Background: an optimization exercise with open tools, aiming at small area. Do not read the settings as production practice.
The RTL was checked by simulation tests, not by an equivalence proof against the original design.
Power is estimated from default activity; no workload was simulated.

**flow/run.sh**
```bash
#!/bin/bash
# synth_recipe.tcl (not shown) runs the flow's synth.tcl, then flattens the netlist and writes it again
# the make line also repeats each setting of config.mk as NAME=value (left out here)
make -C /OpenROAD-flow-scripts/flow DESIGN_CONFIG=/design/flow/config.mk WORK_HOME=/design/flow/orfs CLKGATE_MAP_FILE= SYNTH_SCRIPT=/design/flow/synth_recipe.tcl finish
```
**flow/config.mk**
```make
export PLATFORM = sky130hd
export DESIGN_NAME = synchro
export DESIGN_NICKNAME = synchro
export VERILOG_FILES = /design/flow/design.v
export SDC_FILE = /design/flow/constraint.sdc
export NUM_CORES = 4
export LEC_CHECK = 0
export CAP_MARGIN = 20
export CORE_MARGIN = 2
export CORE_UTILIZATION = 40
export SLEW_MARGIN = 20
```
**flow/constraint.sdc**
```tcl
create_clock -name core_clock -period 10.0 [get_ports {i_clk}]
set_input_delay 2.0000 -clock core_clock [delete_from_list [all_inputs] [get_ports {i_clk}]]
set_output_delay 2.0000 -clock core_clock [all_outputs]
set_load 0.01 [all_outputs]
```
**flow/design.v**
```verilog
module binary2deg(
	input i_clk,
	input i_rst,
	input i_start,
	input[63:0] i_decimal,
	input[3:0] i_frccnt,
	output[13:0] o_deg,
	output o_finished
	);
enum {IDLE,D2B1,D2B2,SHIFT,B2D,END} state_w,state_r;
logic[13:0] deg_w,deg_r;
logic[21:0] devider_w,devider_r;
logic[34:0] tmp_w,tmp_r;
logic[63:0] decimal_w,decimal_r;
logic[21:0] binary_w,binary_r;
logic[3:0] cnt_w,cnt_r;
logic[3:0] frccnt_w,frccnt_r;
logic finished;
assign o_finished = finished;
assign o_deg = deg_r;
always@(*) begin
	deg_w = deg_r;
	devider_w = devider_r;
	tmp_w = tmp_r;
	decimal_w = decimal_r;
	binary_w = binary_r;
	cnt_w = cnt_r;
	frccnt_w = frccnt_r;
	state_w = state_r;
	finished = 0;
	case(state_r)
		IDLE: begin
			if(i_start) begin
				state_w = D2B1;
				decimal_w = i_decimal;
				frccnt_w = i_frccnt;
				tmp_w = 0;
			end
			else begin
				state_w = state_r;
				decimal_w = 0;
			end
			binary_w = 0;
			devider_w = 22'b101101000000000000000;
			finished = 0;
		end
		D2B1: begin
			if(decimal_r[3:0] < 10) begin
				tmp_w = (tmp_r >> 4)+(tmp_r >> 5)+(tmp_r >> 8)+(tmp_r >> 9)+(tmp_r >> 12)+(tmp_r >> 13)+{18'd0,decimal_r[3:0],13'd0};
				state_w = state_r;
			end
			else begin
				tmp_w = tmp_r;
				state_w = D2B2;
			end
			decimal_w = decimal_r >> 4;
		end
		D2B2: begin
			if(cnt_r == (frccnt_r - 1)) begin
				state_w = SHIFT;
				cnt_w = 0;
			end
			else begin
				state_w = state_r;
				cnt_w = cnt_r + 1;
			end
			tmp_w = (tmp_r >> 4)+(tmp_r >> 5)+(tmp_r >> 8)+(tmp_r >> 9)+(tmp_r >> 12)+(tmp_r >> 13)+{18'd0,decimal_r[3:0],13'd0};
			decimal_w = decimal_r >> 4;
		end
		SHIFT: begin
			tmp_w = (tmp_r << 3) + (tmp_r << 1);
			if(cnt_r == (frccnt_r - 2)) begin
				state_w = B2D;
				binary_w = tmp_w[21:0];
				cnt_w = 0;
			end
			else begin
				state_w = state_r;
				cnt_w = cnt_r + 1;
			end
		end
		B2D: begin
			if(cnt_r == 13) begin
				state_w = END;
				cnt_w = 0;
			end
			else begin
				state_w = state_r;
				cnt_w = cnt_r + 1;
			end
			if(binary_r < devider_r) begin
				deg_w = {deg_r[12:0],1'b0};
				binary_w = binary_r;
			end
			else begin
				deg_w = {deg_r[12:0],1'b1};
				binary_w = binary_r - devider_r;
			end
			devider_w = devider_r >> 1;
			finished = 0;
		end
		END: begin
			finished = 1;
			state_w = IDLE;
		end
	endcase
end
always@(posedge i_clk or negedge i_rst) begin
	if(!i_rst) begin
		devider_r <= 22'b0101101000000000000000;
		binary_r <= 0;
		deg_r <= 0;
		cnt_r <= 0;
		state_r <= IDLE;
		decimal_r <= 64'd0;
		tmp_r <= 35'd0;
		frccnt_r <= 0;
	end
	else begin
		devider_r <= devider_w;
		binary_r <= binary_w;
		deg_r <= deg_w;
		cnt_r <= cnt_w;
		state_r <= state_w;
		decimal_r <= decimal_w;
		tmp_r <= tmp_w;
		frccnt_r <= frccnt_w;
	end
end
endmodule
module synchro(
	input i_clk,
	input i_rst,
	input i_write,
	input[7:0] i_char,
	output o_full,
	output o_check,
	output[14 - 1:0] o_deg
	);
integer i;
enum {IDLE,IDT,DATA,DEG,CHECK} state_w,state_r;
logic[7:0] cnt_w,cnt_r;
logic[7:0] char_w[7:0],char_r[7:0];
logic[2:0] r_w,r_r,w_w,w_r;
logic[7:0] char;
logic[7:0] check_w,check_r;
logic[7:0] checksum_w,checksum_r,tmp;
logic check;
logic[23:0] SI_w,SI_r;
logic[3:0] pos;
enum {INT,FRC} dstate_w,dstate_r;
logic[63:0] decimal_w,decimal_r;
logic[13:0] deg,deg_w,deg_r;
logic[3:0] frccnt_w,frccnt_r;
logic finished;
binary2deg xbinary2deg(.i_clk(i_clk),.i_rst(i_rst),.i_start(check && (pos == 1)),.i_decimal(decimal_r),.i_frccnt(frccnt_r),.o_deg(deg),.o_finished(finished));
assign o_full = ((w_r + 1) == r_r)? 1 : 0;
assign o_check = check;
assign o_deg = deg_r;
always@(*) begin
	for(i = 0; i < 8; i = i + 1) begin
		char_w[i] = char_r[i];
	end
	if(i_write) begin
		w_w = w_r + 1;
		char_w[w_r] = i_char;
	end
	else begin
		w_w = w_r;
	end
	if(w_r != r_r) begin
		char = char_r[r_r];
		r_w = r_r + 1;
	end
	else begin
		char = 0;
		r_w = r_r;
	end
end
always@(*) begin
	pos = 0;
	case(SI_r)
		{"H","D","G"} : begin
			pos = 1;
		end
		{"H","D","T"} : begin
			pos = 1;
		end
	endcase
end
always@(*) begin
	if(finished)
		deg_w = deg;
	else
		deg_w = deg_r;
end
always@(*) begin
	check = 0;
	checksum_w = checksum_r;
	SI_w = SI_r;
	decimal_w = decimal_r;
	tmp = 0;
	frccnt_w = frccnt_r;
	state_w = state_r;
	dstate_w = dstate_r;
	cnt_w = cnt_r;
	check_w = check_r;
	if(w_r != r_r) begin
		case(state_r)
			IDLE: begin
				check_w = 0;
				decimal_w = 0;
				frccnt_w = 0;
				dstate_w = INT;
				if(char == "$") begin
					state_w = IDT;
				end
				else begin
					state_w = state_r;
				end
				cnt_w = 0;
			end
			IDT: begin
				if(cnt_r == 4) begin
					state_w = DATA;
					cnt_w = 0;
					SI_w = (SI_r << 8) + {16'd0,char};
				end
				else if(cnt_r > 1) begin
					state_w = state_r;
					cnt_w = cnt_r + 1;
					SI_w = (SI_r << 8) + {16'd0,char};
				end
				else begin
					state_w = state_r;
					SI_w = SI_r;
					cnt_w = cnt_r + 1;
				end
				check_w = check_r ^ char;
			end
			DATA: begin
				if(char == "*") begin
					state_w = CHECK;
					cnt_w = 0;
					check_w = check_r;
				end
				else if(char == ",") begin
					cnt_w = cnt_r + 1;
					check_w = check_r ^ char;
					if(cnt_r == (pos - 1)) begin
						state_w = DEG;
					end
					else begin
						state_w = state_r;
					end
				end
				else begin
					state_w = state_r;
					cnt_w = cnt_r;
					check_w = check_r ^ char;
				end
			end
			DEG: begin
				tmp = char - "0";
				if(char == ".") begin
					dstate_w = FRC;
					state_w = state_r;
					cnt_w = cnt_r;
					frccnt_w = frccnt_r;
					decimal_w = (decimal_r << 4) + {60'd0,tmp[3:0]};
				end
				else if(char == ",") begin
					dstate_w = INT;
					state_w = DATA;
					cnt_w = cnt_r;
					frccnt_w = frccnt_r;
					decimal_w = decimal_r;
				end
				else begin
					state_w = state_r;
					dstate_w = dstate_r;
					cnt_w = cnt_r;
					decimal_w = (decimal_r << 4) + {60'd0,tmp[3:0]};
					if(dstate_r == FRC) begin
						frccnt_w = frccnt_r;
					end
					else begin
						frccnt_w = frccnt_r + 1;
					end
				end
				check_w = check_r ^ char;
			end
			CHECK: begin
				if(char == 8'hd) begin
					state_w = IDLE;
					cnt_w = 0;
					if(check_r == checksum_r) begin
						check = 1;
					end
					else begin
						check = 0;
					end
				end
				else begin
					if((char > "/") && (char < ":")) begin
						tmp = char - "0";
						checksum_w = cnt_r == 0 ? {tmp[3:0],4'd0} : {checksum_r[7:4],tmp[3:0]};
					end
					else if((char > "@") && (char < "G")) begin
						tmp = char - "A" + 8'd10;
						checksum_w = cnt_r == 0 ? {tmp[3:0],4'd0} : {checksum_r[7:4],tmp[3:0]};
					end
					else begin
						checksum_w = checksum_r;
					end
					cnt_w = cnt_r + 1;
				end
			end
		endcase
	end
	else begin
		state_w = state_r;
		cnt_w = cnt_r;
		checksum_w = checksum_r;
		check_w = check_r;
	end
end
always@(posedge i_clk or negedge i_rst) begin
	if(!i_rst) begin
		state_r <= IDLE;
		dstate_r <= INT;
		cnt_r <= 0;
		deg_r <= 0;
		checksum_r <= 0;
		check_r <= 0;
		SI_r <= 0;
		r_r <= 0;
		w_r <= 0;
		decimal_r <= 0;
		frccnt_r <= 0;
		for(i = 0; i < 8; i = i + 1) begin
			char_r[i] <= 0;
		end
	end
	else begin
		state_r <= state_w;
		dstate_r <= dstate_w;
		cnt_r <= cnt_w;
		deg_r <= deg_w;
		checksum_r <= checksum_w;
		check_r <= check_w;
		SI_r <= SI_w;
		r_r <= r_w;
		w_r <= w_w;
		decimal_r <= decimal_w;
		frccnt_r <= frccnt_w;
		for(i = 0; i < 8; i = i + 1) begin
			char_r[i] <= char_w[i];
		end
	end
end
endmodule
```
Figure 1. Wiring heat map.
25 x 25 tiles, from dark blue (low) to red (high), scaled to the fullest tile. Values are wire area over tile area, all layers added.
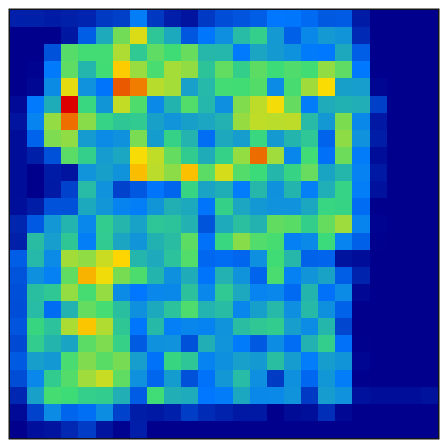
tiles over half the peak = 18%
nearly empty tiles = 20%
mean over tiles = 0.15
emptiest ninth of the die = lower right
vias: 18.9k
Routed WL: 58200 um
GRT Resource Usage Total: 0.188
WL per Instance: 16.9 um

==> summary.md <==
| Metric | Value |
|---|---|
| Status | `timing/DRC/antenna clean` |
| Ratio of cells with drive above 1 in the final layout | `0.0791` |
| Post-synth EDFFs | `0` |
| Post-synth top area share | `0.379` |
| Tapcells | `782` |
| F_max | `roughly 140 MHz` |
| CP delay by family, top | `compound AO/OA/AOI/OAI gates` |
| CP Buf/Inv Count | `2` |
| Final Non-Filler Cells | `3449` |
| Max VDD drop | `0.231 mV` |
| Top area cells in the synthesized netlist | `dfrtp_1 38%, ha_1 7.8%, nand2_1 6.9%` |
| Endpoints failing setup | `0` |
| CP required | `10.46 ns` |
| Synth Area in Adders | `0.143` |
| Worst-margin pin slew | `1.05 ns` |
| Final instance area | `0.0266 mm2` |
| Commonest cells in the netlist | `447 x nand2_1, 367 x dfrtp_1, 213 x inv_1` |
| Crit start category | `flip-flop` |
| Core area | `roughly 0.060 mm2` |
| Slew headroom | `0.297` |
| Largest net degree at the start of global routing | `145` |
| Initial antenna violation count | `0` |
| Count of final hold-check violations | `0` |
| Mux share of post-synthesis cell area | `0.0463` |
| CTS Sinks | `about 370` |
| Top cell category | `multi-input gates` |
| Final Core Density | `0.443` |
| Net Sw Frac | `0.353` |
| Clk_skew | `around 0.030 ns` |
| Sw power | `1.69 mW` |
| Final TNS setup | `0 ns` |
| Buffer share of cell area | `0.0155` |
| CTS Buf Count | `43` |
| GR Util met2 | `0.302` |
| Critical path's largest stage delay | `approximately 0.50 ns` |
| Die footprint | `0.0625 mm2` |
| WS Path Type | `flip-flop to flip-flop` |
| Largest family of logic cells by synthesized area | `compound AO/OA/AOI/OAI gates` |
| Hold crit path type | `flip-flop to flip-flop` |
| Sequential cells | `371` |
| Slowest CP cell | `fa_1` |
| Arrival time at the worst endpoint | `7.47 ns` |
| GR Util met3 | `0.0250` |
| Hpwl dp | `about 41000 um` |
| Inverters excl. clock | `roughly 220` |
| Max_cap viols | `0` |
| CTS Root Cell | `clkbuf_16` |
| Post_cts resized | `0` |
| Antenna Nets Post-Route | `0` |
| Die Wd | `approximately 250 um` |
| Synthesized net count | `between 2k and 3k` |
| Flop pwr share | `0.380` |
| # placed instances | `3369` |
| CTS max path bufs | `3` |
| GRT Residual Overflow | `0` |
| Mapped Area | `0.0242 mm2` |
| Sequential fraction of total cell area | `0.349` |
| Area of the multi-input gates | `0.0137 mm2` |
| Synth area leader | `dfrtp_1` |
| RSZ-0062 raised after global routing | `false` |
| Clk tree area frac | `0.0527` |
| Internal | `3.10 mW` |
| Initial core utilization | `0.403` |
Figure 2. Signal routing as the flow saved it.
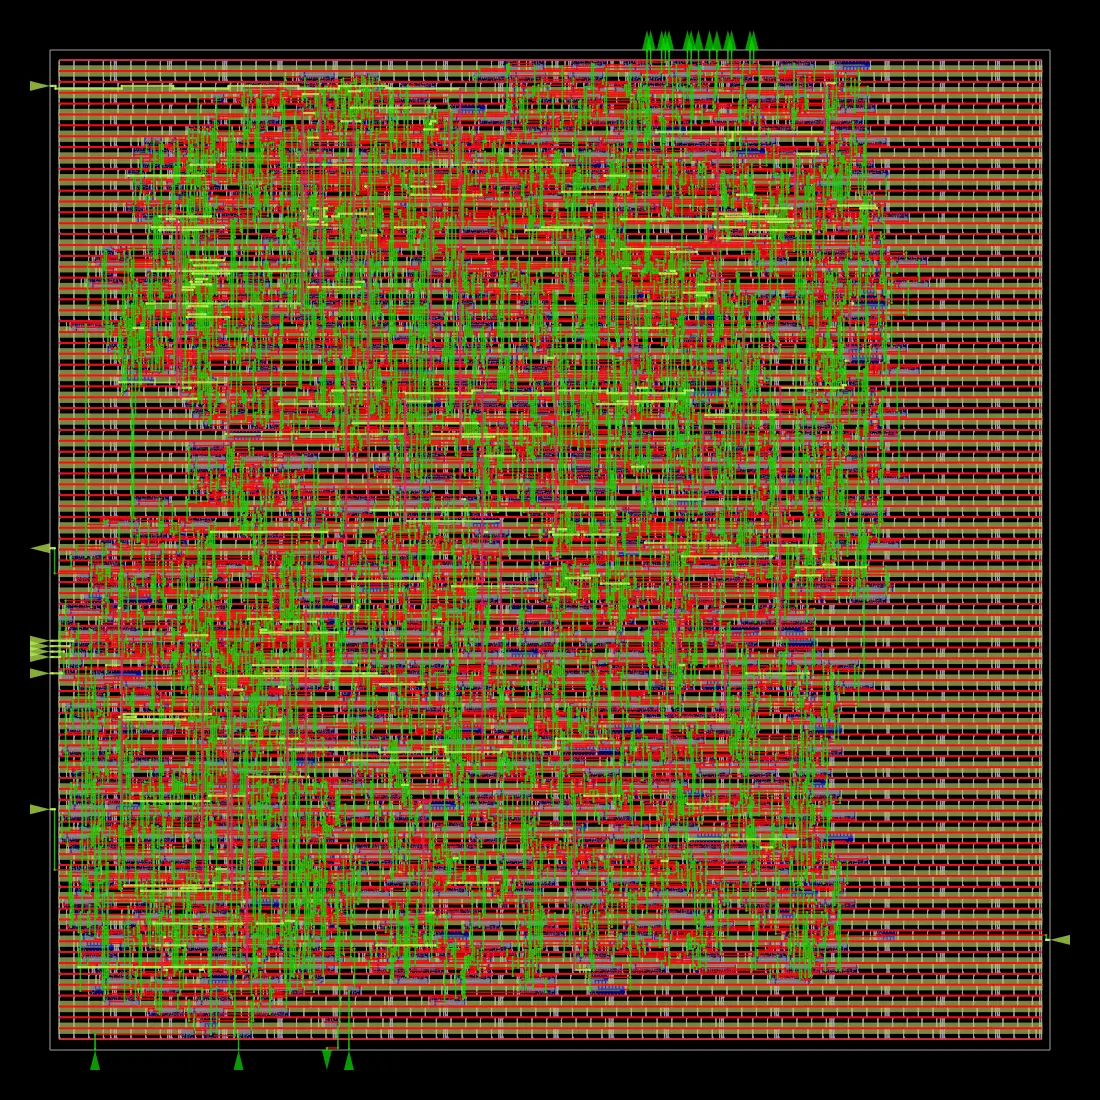
routed length on met3: 2150 um
met2 wire length: 26700 um
DR top layer: met4
met1 WL: 27900 um

kinds of logic (layout without fill, tap and decap cells):
group | after synthesis | count (layout)
mux | 101 | 101
fa+ha+maj | 229 | 229
flops | 371 | 371
compound gates | 679 | 679
xor+xnor | 122 | 122
buf+inv | 319 | 338
simple gates | 827 | 827
power by group through the flow:
stage | clock network (mW) | logic [mW] | registers [mW]
after floorplan | 0 | 1.11 | 1.80
after global placement | 0 | 1.38 | 1.83
after detailed placement | 0 | 1.41 | 1.85
after CTS | 1.60 | 1.42 | 1.82
after global routing | 1.66 | 1.56 | 1.85
final | 1.55 | 1.42 | 1.82
per-stage QoR:
| step | setup slack, ns | hold slack, ns |
|---|---|---|
| 2_1_floorplan | 3.65 | 0.438 |
| 3_3_place_gp | 3.15 | 0.449 |
| 3_5_place_dp | 3.05 | 0.456 |
| 4_1_cts | 3.02 | 0.469 |
| 5_1_grt | 2.49 | 0.483 |
| 6_report | 2.99 | 0.467 |
cells in the final DEF, fill, tap and decap left out, drive strengths merged, types with 13 or more instances in the layout:
master         count
nand2            448
dfrtp            367
inv              215
o21ai            211
a21oi            158
nor2             153
ha               151
mux2              85
xnor2             78
fa                78
a22oi             73
clkbuf            68
nand3             46
xor2              44
nor3              33
a21o              30
nand2b            30
a211oi            28
clkdlybuf4s50     25
nor2b             19
and3              19
buf               18
o31ai             17
a31oi             16
mux2i             16
o21bai            13
or3               13
path summary, 6_finish.rpt:
kind	start	endpoint	slack, ns	cells past startpoint
max in group asynchronous	i_rst	SI_r[23]$_DFFE_PN0P_	7.21	2
setup reg to reg	xbinary2deg.tmp_r[14]$_DFFE_PN0P_	xbinary2deg.tmp_r[30]$_DFFE_PN0P_	2.99	27
hold / removal	xbinary2deg.decimal_r[59]$_DFFE_PN0P_	xbinary2deg.decimal_r[59]$_DFFE_PN0P_	0.47	2
setup / recovery	xbinary2deg.tmp_r[14]$_DFFE_PN0P_	xbinary2deg.tmp_r[30]$_DFFE_PN0P_	2.99	27
hold reg to reg	xbinary2deg.decimal_r[59]$_DFFE_PN0P_	xbinary2deg.decimal_r[59]$_DFFE_PN0P_	0.47	2
min in group asynchronous	i_rst	decimal_r[40]$_DFFE_PN0P_	1.39	1
metal layers:
layer  part of all wire  vias up
li1                   -     9131
met1               0.48     9324
met2               0.46      340
met3              0.037       86
met4              0.026        0
met5                  0        -

[afterwards: timing with drivers on the ports]
Ports are ideal in the flow. The routed layout listed here was re-timed in OpenROAD. Step 1 assumes that a clkbuf_16 drives the clock port and a buf_2 every other input. Step 2 adds t to the input delays and takes it off the output delays; t is the mean of the earliest and latest rising clock arrival at the registers after step 1. Input paths then give back, and output paths get back, about the clock's delay inside the block. Slacks: ideal / step 1 / step 2; pairs: ideal / step 1.
shift t [ns]: 0.635
setup slack, ns: 2.987 / 2.987 / 2.987
worst register clock-pin slew, ns: 0.07 / 0.07
After both steps setup and hold are still met in this run. The setup slack of this run moves by 0.000 ns with the drivers and by 0.000 ns with both steps.
